Source: an optimization exercise on an open RTL-to-GDS flow (aim: small area). Production flows keep margins and buffers that such runs may drop. At most, simulation tests tie the RTL to the original design; equivalence was not proved. Some runs may be left out. An edit can pass the tests and still lose a function that they never use. For run 2, only the layout was checked, not whether the RTL still works.

==> design.v <==
module sigmoid_LUT(z, c);
    input  [7:0] z;
    output reg [6:0] c;
    always @(*) begin
        case (z)
      8'd0: c = 7'd123;
      8'd1: c = 7'd0;
      8'd2: c = 7'd1;
      8'd3: c = 7'd2;
      8'd4: c = 7'd3;
      8'd5: c = 7'd4;
      8'd6: c = 7'd5;
      8'd7: c = 7'd6;
      8'd8: c = 7'd7;
      8'd9: c = 7'd8;
      8'd10: c = 7'd9;
      8'd11: c = 7'd10;
      8'd12: c = 7'd11;
      8'd13: c = 7'd12;
      8'd14: c = 7'd13;
      8'd15: c = 7'd14;
      8'd16: c = 7'd15;
      8'd17: c = 7'd16;
      8'd18: c = 7'd17;
      8'd19: c = 7'd18;
      8'd20: c = 7'd19;
      8'd21: c = 7'd20;
      8'd22: c = 7'd21;
      8'd23: c = 7'd22;
      8'd24: c = 7'd23;
      8'd25: c = 7'd24;
      8'd26: c = 7'd25;
      8'd27: c = 7'd26;
      8'd28: c = 7'd27;
      8'd29: c = 7'd28;
      8'd30: c = 7'd29;
      8'd31: c = 7'd30;
      8'd32: c = 7'd31;
      8'd33: c = 7'd32;
      8'd34: c = 7'd33;
      8'd35: c = 7'd34;
      8'd36: c = 7'd35;
      8'd37: c = 7'd36;
      8'd38: c = 7'd36;
      8'd39: c = 7'd37;
      8'd40: c = 7'd38;
      8'd41: c = 7'd39;
      8'd42: c = 7'd40;
      8'd43: c = 7'd41;
      8'd44: c = 7'd42;
      8'd45: c = 7'd43;
      8'd46: c = 7'd44;
      8'd47: c = 7'd44;
      8'd48: c = 7'd45;
      8'd49: c = 7'd46;
      8'd50: c = 7'd47;
      8'd51: c = 7'd48;
      8'd52: c = 7'd49;
      8'd53: c = 7'd50;
      8'd54: c = 7'd51;
      8'd55: c = 7'd51;
      8'd56: c = 7'd52;
      8'd57: c = 7'd53;
      8'd58: c = 7'd54;
      8'd59: c = 7'd55;
      8'd60: c = 7'd55;
      8'd61: c = 7'd56;
      8'd62: c = 7'd57;
      8'd63: c = 7'd58;
      8'd64: c = 7'd59;
      8'd65: c = 7'd59;
      8'd66: c = 7'd60;
      8'd67: c = 7'd61;
      8'd68: c = 7'd62;
      8'd69: c = 7'd63;
      8'd70: c = 7'd63;
      8'd71: c = 7'd64;
      8'd72: c = 7'd65;
      8'd73: c = 7'd65;
      8'd74: c = 7'd66;
      8'd75: c = 7'd67;
      8'd76: c = 7'd68;
      8'd77: c = 7'd68;
      8'd78: c = 7'd69;
      8'd79: c = 7'd70;
      8'd80: c = 7'd70;
      8'd81: c = 7'd71;
      8'd82: c = 7'd72;
      8'd83: c = 7'd73;
      8'd84: c = 7'd73;
      8'd85: c = 7'd74;
      8'd86: c = 7'd75;
      8'd87: c = 7'd75;
      8'd88: c = 7'd76;
      8'd89: c = 7'd76;
      8'd90: c = 7'd77;
      8'd91: c = 7'd78;
      8'd92: c = 7'd78;
      8'd93: c = 7'd79;
      8'd94: c = 7'd80;
      8'd95: c = 7'd80;
      8'd96: c = 7'd81;
      8'd97: c = 7'd81;
      8'd98: c = 7'd82;
      8'd99: c = 7'd83;
      8'd100: c = 7'd83;
      8'd101: c = 7'd84;
      8'd102: c = 7'd84;
      8'd103: c = 7'd85;
      8'd104: c = 7'd85;
      8'd105: c = 7'd86;
      8'd106: c = 7'd86;
      8'd107: c = 7'd87;
      8'd108: c = 7'd88;
      8'd109: c = 7'd88;
      8'd110: c = 7'd89;
      8'd111: c = 7'd89;
      8'd112: c = 7'd90;
      8'd113: c = 7'd90;
      8'd114: c = 7'd91;
      8'd115: c = 7'd91;
      8'd116: c = 7'd92;
      8'd117: c = 7'd92;
      8'd118: c = 7'd93;
      8'd119: c = 7'd93;
      8'd120: c = 7'd93;
      8'd121: c = 7'd94;
      8'd122: c = 7'd94;
      8'd123: c = 7'd95;
      8'd124: c = 7'd95;
      8'd125: c = 7'd96;
      8'd126: c = 7'd96;
      8'd127: c = 7'd97;
      8'd128: c = 7'd97;
      8'd129: c = 7'd97;
      8'd130: c = 7'd98;
      8'd131: c = 7'd98;
      8'd132: c = 7'd99;
      8'd133: c = 7'd99;
      8'd134: c = 7'd99;
      8'd135: c = 7'd100;
      8'd136: c = 7'd100;
      8'd137: c = 7'd101;
      8'd138: c = 7'd101;
      8'd139: c = 7'd101;
      8'd140: c = 7'd102;
      8'd141: c = 7'd102;
      8'd142: c = 7'd102;
      8'd143: c = 7'd103;
      8'd144: c = 7'd103;
      8'd145: c = 7'd103;
      8'd146: c = 7'd104;
      8'd147: c = 7'd104;
      8'd148: c = 7'd104;
      8'd149: c = 7'd105;
      8'd150: c = 7'd105;
      8'd151: c = 7'd105;
      8'd152: c = 7'd106;
      8'd153: c = 7'd106;
      8'd154: c = 7'd106;
      8'd155: c = 7'd107;
      8'd156: c = 7'd107;
      8'd157: c = 7'd107;
      8'd158: c = 7'd108;
      8'd159: c = 7'd108;
      8'd160: c = 7'd108;
      8'd161: c = 7'd108;
      8'd162: c = 7'd109;
      8'd163: c = 7'd109;
      8'd164: c = 7'd109;
      8'd165: c = 7'd109;
      8'd166: c = 7'd110;
      8'd167: c = 7'd110;
      8'd168: c = 7'd110;
      8'd169: c = 7'd110;
      8'd170: c = 7'd111;
      8'd171: c = 7'd111;
      8'd172: c = 7'd111;
      8'd173: c = 7'd111;
      8'd174: c = 7'd112;
      8'd175: c = 7'd112;
      8'd176: c = 7'd112;
      8'd177: c = 7'd112;
      8'd178: c = 7'd113;
      8'd179: c = 7'd113;
      8'd180: c = 7'd113;
      8'd181: c = 7'd113;
      8'd182: c = 7'd113;
      8'd183: c = 7'd114;
      8'd184: c = 7'd114;
      8'd185: c = 7'd114;
      8'd186: c = 7'd114;
      8'd187: c = 7'd114;
      8'd188: c = 7'd115;
      8'd189: c = 7'd115;
      8'd190: c = 7'd115;
      8'd191: c = 7'd115;
      8'd192: c = 7'd115;
      8'd193: c = 7'd116;
      8'd194: c = 7'd116;
      8'd195: c = 7'd116;
      8'd196: c = 7'd116;
      8'd197: c = 7'd116;
      8'd198: c = 7'd116;
      8'd199: c = 7'd117;
      8'd200: c = 7'd117;
      8'd201: c = 7'd117;
      8'd202: c = 7'd117;
      8'd203: c = 7'd117;
      8'd204: c = 7'd117;
      8'd205: c = 7'd118;
      8'd206: c = 7'd118;
      8'd207: c = 7'd118;
      8'd208: c = 7'd118;
      8'd209: c = 7'd118;
      8'd210: c = 7'd118;
      8'd211: c = 7'd118;
      8'd212: c = 7'd119;
      8'd213: c = 7'd119;
      8'd214: c = 7'd119;
      8'd215: c = 7'd119;
      8'd216: c = 7'd119;
      8'd217: c = 7'd119;
      8'd218: c = 7'd119;
      8'd219: c = 7'd119;
      8'd220: c = 7'd120;
      8'd221: c = 7'd120;
      8'd222: c = 7'd120;
      8'd223: c = 7'd120;
      8'd224: c = 7'd120;
      8'd225: c = 7'd120;
      8'd226: c = 7'd120;
      8'd227: c = 7'd120;
      8'd228: c = 7'd120;
      8'd229: c = 7'd121;
      8'd230: c = 7'd121;
      8'd231: c = 7'd121;
      8'd232: c = 7'd121;
      8'd233: c = 7'd121;
      8'd234: c = 7'd121;
      8'd235: c = 7'd121;
      8'd236: c = 7'd121;
      8'd237: c = 7'd121;
      8'd238: c = 7'd121;
      8'd239: c = 7'd122;
      8'd240: c = 7'd122;
      8'd241: c = 7'd122;
      8'd242: c = 7'd122;
      8'd243: c = 7'd122;
      8'd244: c = 7'd122;
      8'd245: c = 7'd122;
      8'd246: c = 7'd122;
      8'd247: c = 7'd122;
      8'd248: c = 7'd122;
      8'd249: c = 7'd122;
      8'd250: c = 7'd122;
      8'd251: c = 7'd123;
      8'd252: c = 7'd123;
      8'd253: c = 7'd123;
      8'd254: c = 7'd123;
      8'd255: c = 7'd123;
            default: c = 7'd0;
        endcase
    end
endmodule
`timescale 1ns/1ps
module MBGD_SIGMOID_CALC
  (
      input  wire       clk,
      input  wire       resetn,
      input  wire       enable,
      input  wire [6:0] c,
      output reg  [7:0] h
  );
  reg [6:0] s1, s2;
  always @ (posedge clk or negedge resetn)
  begin
    if (!resetn) begin
      s1 <= 7'd123;
      s2 <= 7'd123;
      h  <= 8'd0;
    end
    else if (enable == 1) begin
      s1 <= c;
      s2 <= s1;
      h  <= {1'b1, s2};
    end
  end
endmodule
`timescale 1ns/1ps
module MBGD_DOT_PROD_CALC
  #(parameter
      N = 8,
      DW = 8
  )
  (
      input  wire [DW*N-1:0] inp1,
      input  wire [DW*N-1:0] inp2,
      output wire [2*DW+2:0] sum
  );
  assign sum = inp1[ 7: 0] * inp2[ 7: 0] + inp1[15: 8] * inp2[15: 8]
             + inp1[23:16] * inp2[23:16] + inp1[31:24] * inp2[31:24]
             + inp1[39:32] * inp2[39:32] + inp1[47:40] * inp2[47:40]
             + inp1[55:48] * inp2[55:48] + inp1[63:56] * inp2[63:56];
endmodule
`timescale 1ns/1ps
`timescale 1ns / 1ps
module phase1(clk,resetn,enable,x,teta,h);
    parameter DW =8;
    parameter N =8;
    parameter N_bit = 3;
    input clk;
    input resetn;
    input enable;
    input [DW*N - 1:0] x;
    input [DW*N - 1:0] teta;
    output [DW -1:0] h;
    wire [2*DW + N_bit -1:0] inner_product;
    wire [DW -1:0] z;
    wire [6:0] c;
    MBGD_DOT_PROD_CALC MBGD_DOT_PROD_CALC(.inp1(x), .inp2(teta), .sum(inner_product));
    assign z = inner_product[2*DW + N_bit -1:(DW + N_bit)];   
    sigmoid_LUT isigmoid_LUT (.z(z), .c(c));
    MBGD_SIGMOID_CALC iMBGD_SIGMOID_CALC (.clk(clk), .resetn(resetn),.enable(enable), .c(c), .h(h));
endmodule
==> run.sh <==
#!/bin/bash
# synth_recipe.tcl (not shown) runs the flow's synth.tcl, then flattens the netlist and writes it again
# the make line also repeats each setting of config.mk as NAME=value (left out here)
make -C /OpenROAD-flow-scripts/flow DESIGN_CONFIG=/design/flow/config.mk WORK_HOME=/design/flow/orfs CLKGATE_MAP_FILE= SYNTH_SCRIPT=/design/flow/synth_recipe.tcl finish
==> config.mk <==
export PLATFORM = sky130hd
export DESIGN_NAME = phase1
export DESIGN_NICKNAME = phase1
export VERILOG_FILES = /design/flow/design.v
export SDC_FILE = /design/flow/constraint.sdc
export NUM_CORES = 4
export LEC_CHECK = 0
export CAP_MARGIN = 20
export CORE_MARGIN = 2
export CORE_UTILIZATION = 40
export SLEW_MARGIN = 20
==> constraint.sdc <==
create_clock -name core_clock -period 10.0 [get_ports {clk}]
set_input_delay 2.0000 -clock core_clock [delete_from_list [all_inputs] [get_ports {clk}]]
set_output_delay 2.0000 -clock core_clock [all_outputs]
set_load 0.01 [all_outputs]
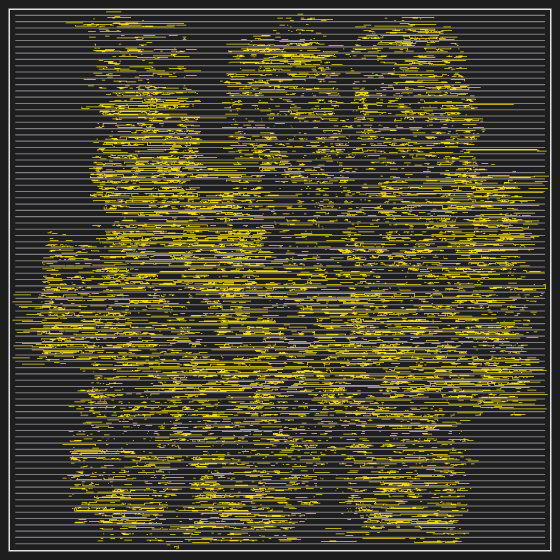
(run_1/m1.png)
Supply wires on this layer in gray.
wire length on this layer: 25.1 mm
longest straight run: 55.2 um
nets with wire on the layer: 3592
final wirelength: 58200 um
vias post-DR: 18200
GR met1 Demand/Resource: 0.281

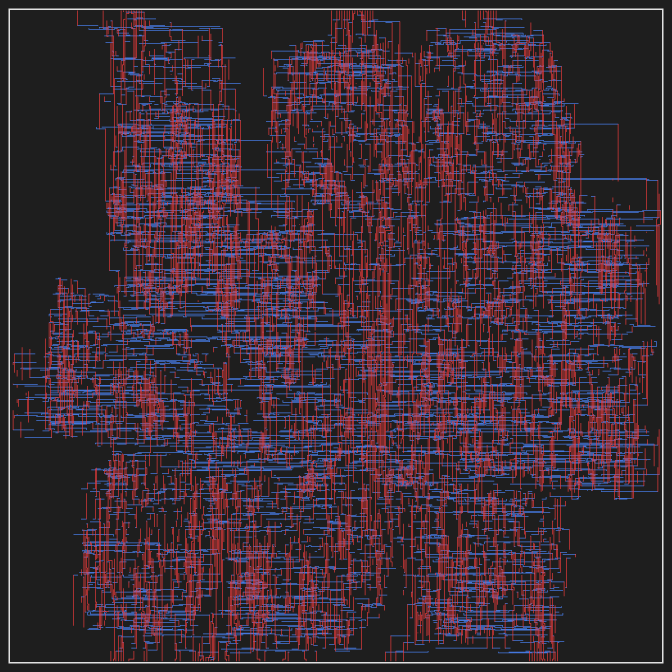
(run_1/layers.png)
Only two layers are drawn.
[red] M2 | wire length: 30.1 mm
[blue] M1 | wire length: 25.1 mm
wire per inst: 15.7 um
Tot GR Track Use: 0.219

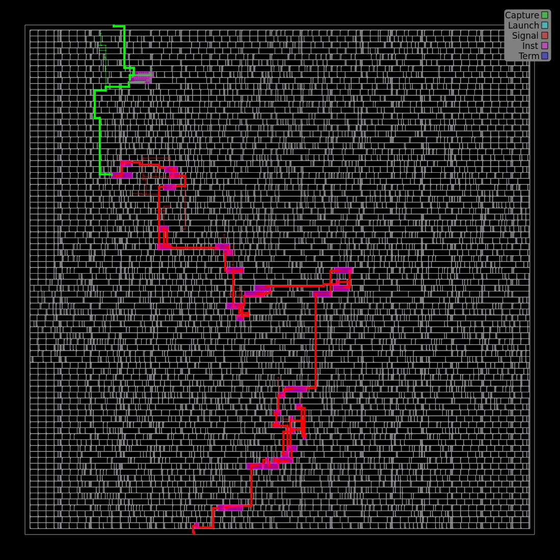
(run_1/critical_path.png)
setup TNS: -24.1 ps
slack of the critical path: -16.5 ps
Final Util: 0.557
Finished Layout Cells: 3716
Tmin final: 10020 ps

-- run 1: per-layer routing --
metal,part of all wire,vias to the layer above,global-route usage
met5,0,-,0
met4,0.019,0,0.0352
met3,0.033,71,0.0165
met2,0.52,291,0.407
met1,0.43,9116,0.281
li1,-,8744,-
-- run 1: cell type report --
| class | instances | share of cell area |
|---|---|---|
| inverter | 496 | 0.0644 |
| tap | 688 | 0.0295 |
| timing repair buffer | 680 | 0.189 |
| multi-input combinational | 1826 | 0.694 |
| clock buffer | 3 | 0.00257 |
| sequential | 22 | 0.0194 |
| clock inverter | 1 | 0.00103 |
-- run 1: sequential cells by signal (all words and copies together) (netlist names) --
signal                 count
iMBGD_SIGMOID_CALC.s2      7
iMBGD_SIGMOID_CALC.s1      7
iMBGD_SIGMOID_CALC.h       8
-- run 1: metrics by stage --
stage	cell area [um2]	worst slack (ps)
after floorplan	21100	3.81
after global placement	26900	-953
after detailed placement	26900	-936
after CTS	28200	-91.2
after global routing	29200	-294
final	29200	-16.5
-- run 1: cells by family (layout without fill, tap and decap cells) --
group / after synthesis / count (layout) / synth area share
multiplexers: 17 / 17 / 0.00897
AO/OA/AOI/OAI: 272 / 272 / 0.0892
adder cells (fa/ha/maj): 698 / 698 / 0.550
flip-flops: 22 / 22 / 0.0268
XOR/XNOR: 101 / 101 / 0.0429
AND/OR/NAND/NOR: 738 / 738 / 0.187
buffers and inverters: 525 / 1180 / 0.0949
-- run 1: Yosys cell counts, drive strengths merged (5+ instances only) --
cell type | number | area (um2)
a211o | 6 | 53.8
a211oi | 10 | 95.1
a21o | 16 | 120
a21oi | 82 | 414
a31oi | 8 | 50.1
and2 | 389 | 2430
buf | 18 | 92.6
clkbuf | 11 | 41.3
dfrtp | 10 | 250
dfstp | 12 | 315
fa | 381 | 7630
ha | 317 | 3970
inv | 496 | 1870
mux2 | 15 | 169
nand2 | 188 | 713
nand2b | 5 | 31.3
nand3 | 18 | 95.1
nor2 | 84 | 315
nor2b | 5 | 31.3
nor3 | 30 | 165
o211ai | 9 | 77.6
o21a | 5 | 37.5
o21ai | 42 | 210
o21bai | 28 | 210
o221ai | 5 | 43.8
o41a | 7 | 78.8
o41ai | 8 | 70.1
xnor2 | 63 | 552
xor2 | 38 | 352
-- run 1: worst max-delay path: cells and delay by family --
family	cells	cell delay, ps
compound gates	10	1880
xor+xnor	1	160
fa+ha+maj	11	4670
buf+inv	9	800
simple gates	6	680
-- run 1: worst min-delay path by stage --
stage,start,to,slack [ps],depth (start not counted)
after global routing,iMBGD_SIGMOID_CALC.h[7]$_DFFE_PN0P_,iMBGD_SIGMOID_CALC.h[7]$_DFFE_PN0P_,510,1
after CTS,iMBGD_SIGMOID_CALC.h[7]$_DFFE_PN0P_,iMBGD_SIGMOID_CALC.h[7]$_DFFE_PN0P_,500,1
final,iMBGD_SIGMOID_CALC.h[7]$_DFFE_PN0P_,iMBGD_SIGMOID_CALC.h[7]$_DFFE_PN0P_,500,1
after detailed placement,iMBGD_SIGMOID_CALC.h[7]$_DFFE_PN0P_,iMBGD_SIGMOID_CALC.h[7]$_DFFE_PN0P_,490,1
after global placement,iMBGD_SIGMOID_CALC.h[7]$_DFFE_PN0P_,iMBGD_SIGMOID_CALC.h[7]$_DFFE_PN0P_,450,1
after floorplan,iMBGD_SIGMOID_CALC.s1[6]$_DFFE_PN1P_,iMBGD_SIGMOID_CALC.s1[6]$_DFFE_PN1P_,460,2
-- run 1: timing repair --
action / 4_1_cts / 5_1_grt
endpoints found under the setup margin: 7 / 7
cloned: 1 / 0
pin swaps: 168 / 172
setup buffers: 44 / 22
gates resized for setup: 503 / 251
==> run_results.csv, run 1 <==
group,metric,value,unit
grt,grt_first_pass_wirelength,97800,um
sta,worstMarginPinSlew,501,ps
layout,seqCellArea,566,um2
sta,holdWs,501,ps
grt,grt_pass1_vias,20300,
setup_path,rrSetupSlack,9030,ps
job,maxCapViolations,0,
floorplanning,die_h,234,um
logic_synthesis,avgSynthCellArea,8.88,um2
logic_synthesis,ys_ff_latch,22,
detailed_routing,viasPerCell,4.90,
detailed_routing,ant_nets,0,
sta,finalMaxSlewViolations,0,
floorplanning,start_util,0.403,
clock_tree,cts_max_level,1,
outcome,so_faults,"setup timing",
floorplanning,core-area,52300,um2
setup_path,worstSetupPathType,"input port to flop",
placed_design,dp.cells,3657,
setup_path,reg2reg_depth,3,
setup_path,rr_endpoint,"iMBGD_SIGMOID_CALC.s1[3]$_DFFE_PN1P_",
clock_tree,cts_num_sinks,22,
hold_path,worstHoldPathType,"flop to flop",
logic_synthesis,synth_edf_count,0,
clock_tree,clk_pin_slew,60,ps
logic_synthesis,synth_flop_cell,"dfstp_2",
clock_tree,numCtsBuffers,3,
sta,rsz0062_at_grt,"yes",
detailed_routing,drt_iter0_markers,807,
logic_synthesis,ys_async_sr_fraction,1.00,
clock_tree,root_buffer,"clkbuf_16",
setup_path,endpoint,"iMBGD_SIGMOID_CALC.s1[0]$_DFFE_PN1P_",
floorplanning,die-area,54500,um2
sta,fin_crit_sh,1.00,
layout,n_antenna_cell,0,
setup_path,slowest_stage,"fa_2",
logic_synthesis,syn_nets,3202,
placed_design,port_buffers,138,
sta,skew,1.93,ps
clock_tree,cts_tree,"done",
layout,syn_to_final_growth,38.4,%
clock_tree,hold_buffers,0,
sta,finalSetupViolations,2,
logic_synthesis,ys_seq_area_frac,0.0268,
detailed_routing,drtPass1Iterations,5,
setup_path,worst_ep_required_time,10190,ps
setup_path,cp.arrival,10210,ps
layout,fillCellCount,4661,
sta,max_slew_margin,0.665,
outcome,status,"failed layout checks",
floorplanning,die-width,234,um
layout,most-common-layout-cells,"buf_4 (491), inv_1 (451), fa_1 (365)",
clock_tree,clock_latency,250,ps
floorplanning,ioPinCount,139,
sta,hold_viol_final,0,
setup_path,startpoint,"x[19]",
setup_path,crit_fanout,6,
grt,grt-ovfl-total,0,
setup_path,reg2reg_from,"iMBGD_SIGMOID_CALC.s1[3]$_DFFE_PN1P_",
grt,antenna_found_initial,0,
setup_path,end_kind,"flop",
setup_path,crit_top_cell,"fa_1",
setup_path,slowest_delay,590,ps
layout,multi_input_area,20200,um2
logic_synthesis,synth_area,21100,um2
detailed_routing,drc,0,
layout,mostFrequentLayoutCell,"buf_4",
clock_tree,clockBufferDepth,2,
logic_synthesis,synth_cells,2373,
grt,grt_start_max_net_pins,28,
logic_synthesis,synth.distinct_cells,82,
floorplanning,num_rows,84,
placed_design,globalplace.congestion,0.903,
setup_path,critPathLaunchType,"input port",
layout,layout-drive-gt1-share,0.325,
layout,layout.nets,3858,
placed_design,hpwl,50400,um
sta,setup_ws,-16.5,ps
sta,max_freq,99.8,MHz
logic_synthesis,yosys_warnings,2,
==> run_1/m2.png <==
Scale bar: 50 um.
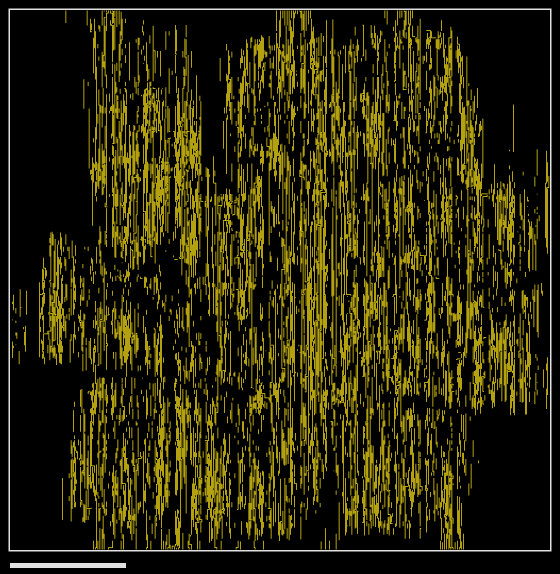

--- run 2: outline of the changes from run 1 ---
design.v: 325 -> 1867 lines; modules unchanged: 2
  MBGD_DOT_PROD_CALC: edited, 15 -> 1546 lines
  MBGD_FA: new, 11 lines
  phase1: edited, 18 -> 18 lines
==> module phase1 as of run 2 <==
module phase1(clk,resetn,enable,x,teta,h);
    parameter DW =8;
    parameter N =8;
    parameter N_bit = 3;
    input clk;
    input resetn;
    input enable;
    input [DW*N - 1:0] x;
    input [DW*N - 1:0] teta;
    output [DW -1:0] h;
    wire [2*DW + N_bit -1:0] ninner_product;   
    wire [DW -1:0] z;
    wire [6:0] c;
    MBGD_DOT_PROD_CALC MBGD_DOT_PROD_CALC(.inp1(x), .inp2(teta), .nsum(ninner_product));
    assign z = ~ninner_product[2*DW + N_bit -1:(DW + N_bit)];   
    sigmoid_LUT isigmoid_LUT (.z(z), .c(c));
    MBGD_SIGMOID_CALC iMBGD_SIGMOID_CALC (.clk(clk), .resetn(resetn),.enable(enable), .c(c), .h(h));
endmodule
==> module MBGD_FA as of run 2 <==
module MBGD_FA
  (
      input  wire a,
      input  wire b,
      input  wire c,
      output wire s,
      output wire co
  );
  assign s  = a ^ b ^ c;
  assign co = (a & b) | (a & c) | (b & c);
endmodule
--- a/config.mk
+++ b/config.mk
@@ -10,2 +10,3 @@
 export CORE_UTILIZATION = 40
 export SLEW_MARGIN = 20
+export SYNTH_HIERARCHICAL = 1
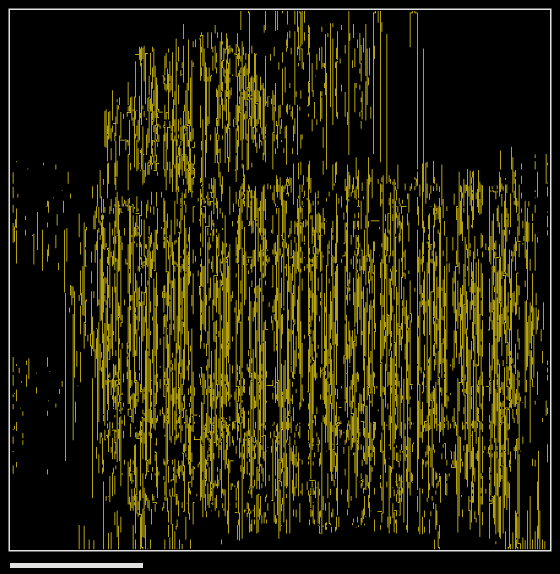
(run_2/m2.png)
Scale bar: 50 um.
nets with wire on the layer: 2159
share of all routed wire: 47%
main direction: vertical
longest straight run: 71.1 um

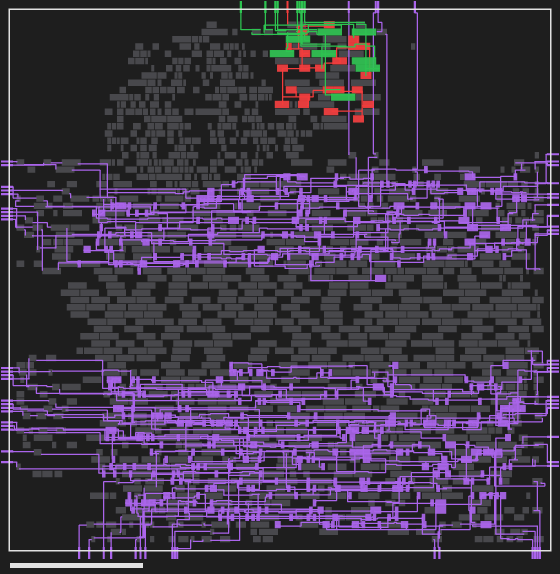
(run_2/port_trees.png)
Scale bar: 50 um.
[green] h | bits: 8 | direction: output | end cells: 8 | buffers: 8 | wire: 370 um
[purple] x | bits: 64 | direction: input | end cells: 512 | buffers: 175 | wire: 11100 um
[red] enable | bits: 1 | direction: input | end cells: 22 | buffers: 1 | wire: 182 um
port bufs: 138
I/O Pins: 139

==> run 2 against run 1 <==
Still fails the layout checks on setup timing; via count is 36% lower; first-iteration DRC count is 33% higher; synthesized cell count is 40% lower; sequential share of layout area is 0.95 points higher; register-to-register slack better by 170 ps.
==> run_results.csv, run 2 <==
group,metric,value,unit
setup_path,crit_fanout,9,
sta,holdWs,467,ps
setup_path,worstSetupPathType,"input port to flop",
setup_path,critPathLaunchType,"input port",
layout,layout-drive-gt1-share,0.382,
layout,top_register,"iMBGD_SIGMOID_CALC.h",
logic_synthesis,yosys_warnings,8,
sta,hold_viol_final,0,
logic_synthesis,synth_area,15800,um2
outcome,status,"failed layout checks",
setup_path,worst_ep_required_time,10180,ps
outcome,so_faults,"setup timing",
sta,finalSetupViolations,7,
sta,setup_ws,-1160,ps
detailed_routing,wire_per_inst,22.9,um
layout,fillCellCount,3561,
setup_path,crit_top_cell,"fa_2",
detailed_routing,drc,0,
clock_tree,numCtsBuffers,3,
grt,grt_start_max_net_pins,25,
floorplanning,die-area,41100,um2
setup_path,end_kind,"flop",
placed_design,hpwl,46700,um
detailed_routing,drt_iter0_markers,1072,
sta,finalMaxSlewViolations,0,
sta,fin_crit_sh,1.12,
clock_tree,clockBufferDepth,2,
detailed_routing,vias,11600,
grt,antenna_found_initial,0,
layout,largest_register_ffs,8,
setup_path,reg2reg_from,"iMBGD_SIGMOID_CALC.h[1]$_DFFE_PN0P_",
grt,grt_first_pass_wirelength,79200,um
layout,layout.nets,2377,
grt,grt_use_total,0.263,
detailed_routing,drtPass1Iterations,7,
floorplanning,num_rows,72,
job,maxCapViolations,0,
floorplanning,die_h,203,um
floorplanning,core-area,38800,um2
clock_tree,cts_num_sinks,22,
placed_design,globalplace.congestion,0.935,
hold_path,hp-start,"iMBGD_SIGMOID_CALC.h[7]$_DFFE_PN0P_",
clock_tree,clock_latency,250,ps
layout,most-common-layout-cells,"nand2_1 (483), fa_1 (353), buf_4 (235)",
clock_tree,root_buffer,"clkbuf_16",
hold_path,worstHoldPathType,"flop to flop",
layout,largestRegisters,"iMBGD_SIGMOID_CALC.h: 8 flops, iMBGD_SIGMOID_CALC.s1: 7 flops, iMBGD_SIGMOID_CALC.s2: 7 flops",
sta,skew,1.50,ps
logic_synthesis,syn_nets,2084,
clock_tree,cts_tree,"done",
sta,max_freq,89.6,MHz
logic_synthesis,synth_cells,1435,
floorplanning,start_util,0.407,
clock_tree,clk_pin_slew,60,ps
layout,mostFrequentLayoutCell,"nand2_1",
logic_synthesis,avgSynthCellArea,11.0,um2
detailed_routing,ant_nets,0,
grt,grt_pass1_vias,13400,
setup_path,slowest_delay,610,ps
layout,n_antenna_cell,0,
sta,max_slew_margin,0.331,
setup_path,slowest_stage,"fa_1",
floorplanning,die-width,203,um
grt,grt-ovfl-total,0,
setup_path,critical_path.top_delay_family,"adder cells",
setup_path,worst-path-buf-inv,6,
sta,worstMarginPinSlew,1000,ps
detailed_routing,viasPerCell,5.19,
layout,syn_to_final_growth,23.7,%
clock_tree,cts_max_level,1,
sta,rsz0062_at_grt,"yes",
setup_path,startpoint,"x[22]",
setup_path,cp.arrival,11340,ps
detailed_routing,routed_wirelength,51400,um
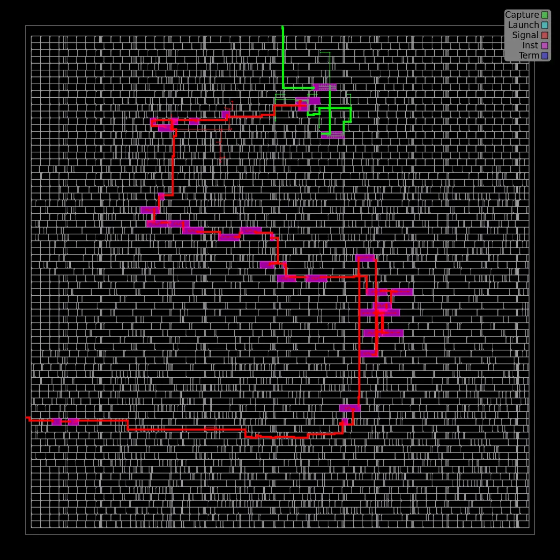
(run_2/critical_path.png)
slack of the critical path: -1160 ps
setup TNS: -7000 ps
Tmin final: 11160 ps
Final Util: 0.503
Finished Layout Cells: 2245

==> run 2: cell count changes in the layout (fill, tap and decap cells not counted), moves of 38 or more <==
cell / previous run / this run
inv_1: 451 / 25
a21oi_2: 43 / 1
ha_1: 266 / 24
inv_2: 43 / 5
xnor2_1: 46 / 1
nor2_1: 67 / 15
nand2_1: 176 / 483
ha_4: 47 / 0
fa_2: 16 / 140
and2_4: 58 / 0
buf_4: 491 / 235
and2_1: 329 / 1
==> run 2: layout make-up <==
cell class              count  area, um2  share of cell area
well taps                 518        648              0.0332
multi-input cells        1221      14100               0.723
repair buffers            447       3990               0.204
flip-flops and latches     22        566              0.0289
inverters                  33        133             0.00679
clock buffers               4       88.8             0.00454
==> run 2: final timing paths <==
check	to	slack, ps	cells after the start
max	iMBGD_SIGMOID_CALC.s1[1]$_DFFE_PN1P_	-1160	31
min	iMBGD_SIGMOID_CALC.h[7]$_DFFE_PN0P_	470	1
max reg2reg	iMBGD_SIGMOID_CALC.h[1]$_DFFE_PN0P_	9200	1
min reg2reg	iMBGD_SIGMOID_CALC.h[7]$_DFFE_PN0P_	470	1
max in group asynchronous	iMBGD_SIGMOID_CALC.h[5]$_DFFE_PN0P_	7140	1
min in group asynchronous	iMBGD_SIGMOID_CALC.h[3]$_DFFE_PN0P_	2280	1
==> run 2: stage by stage <==
| stage | setup TNS (ps) | area (um2) | setup slack (ps) | instances |
|---|---|---|---|---|
| detailed placement | -12680 | 18800 | -1960 | 2205 |
| global route | -8620 | 19500 | -1370 | 2245 |
| finish | -7000 | 19500 | -1160 | 2245 |
| global placement | -12370 | 18800 | -1930 | 2205 |
| floorplan | -5830 | 16000 | -946 | 1435 |
| CTS | -6920 | 19500 | -1120 | 2246 |
==> run 2: layer usage <==
metal,vias to the layer above,part of all wire,global-route usage
li1,4919,-,-
met1,5989,0.39,0.362
met2,663,0.47,0.422
met3,71,0.11,0.0631
met4,0,0.028,0.0636
met5,-,0,0
==> run 2: repair_timing <==
item                                    in CTS  in global routing
gates cloned                                 1                  0
gates resized for setup                    575                 86
buffers inserted                            42                  5
hold buffers                                 0                  0
endpoints found under the setup margin       7                  7
pin swaps                                  110                 32

separate check: timing with driven ports:
The flow's constraints put no driver on any port. The routed layouts listed below were extracted and timed again, unchanged, in two steps.
Step 1 assumes that a clkbuf_16 drives the clock port and a buf_2 every other input.
Step 2 also shifts input and output timing later by t, the mid clock arrival at the registers, as if the neighbouring blocks saw the same clock.
a / b / c = no drivers / after step 1 / after step 2; a / b = the first two.
run | t (ns) | slack for setup (ns) | worst register clock-pin slew, ns | worst data-port slew with drivers (ns)
run 1 | 0.276 | -0.016 / -0.022 / -0.298 | 0.06 / 0.06 | 0.08
run 2 | 0.276 | -1.165 / -1.165 / -1.441 | 0.06 / 0.06 | 0.07
The setup slack of run 1, which loses most, moves by -0.006 ns with the drivers and by -0.282 ns with both steps.
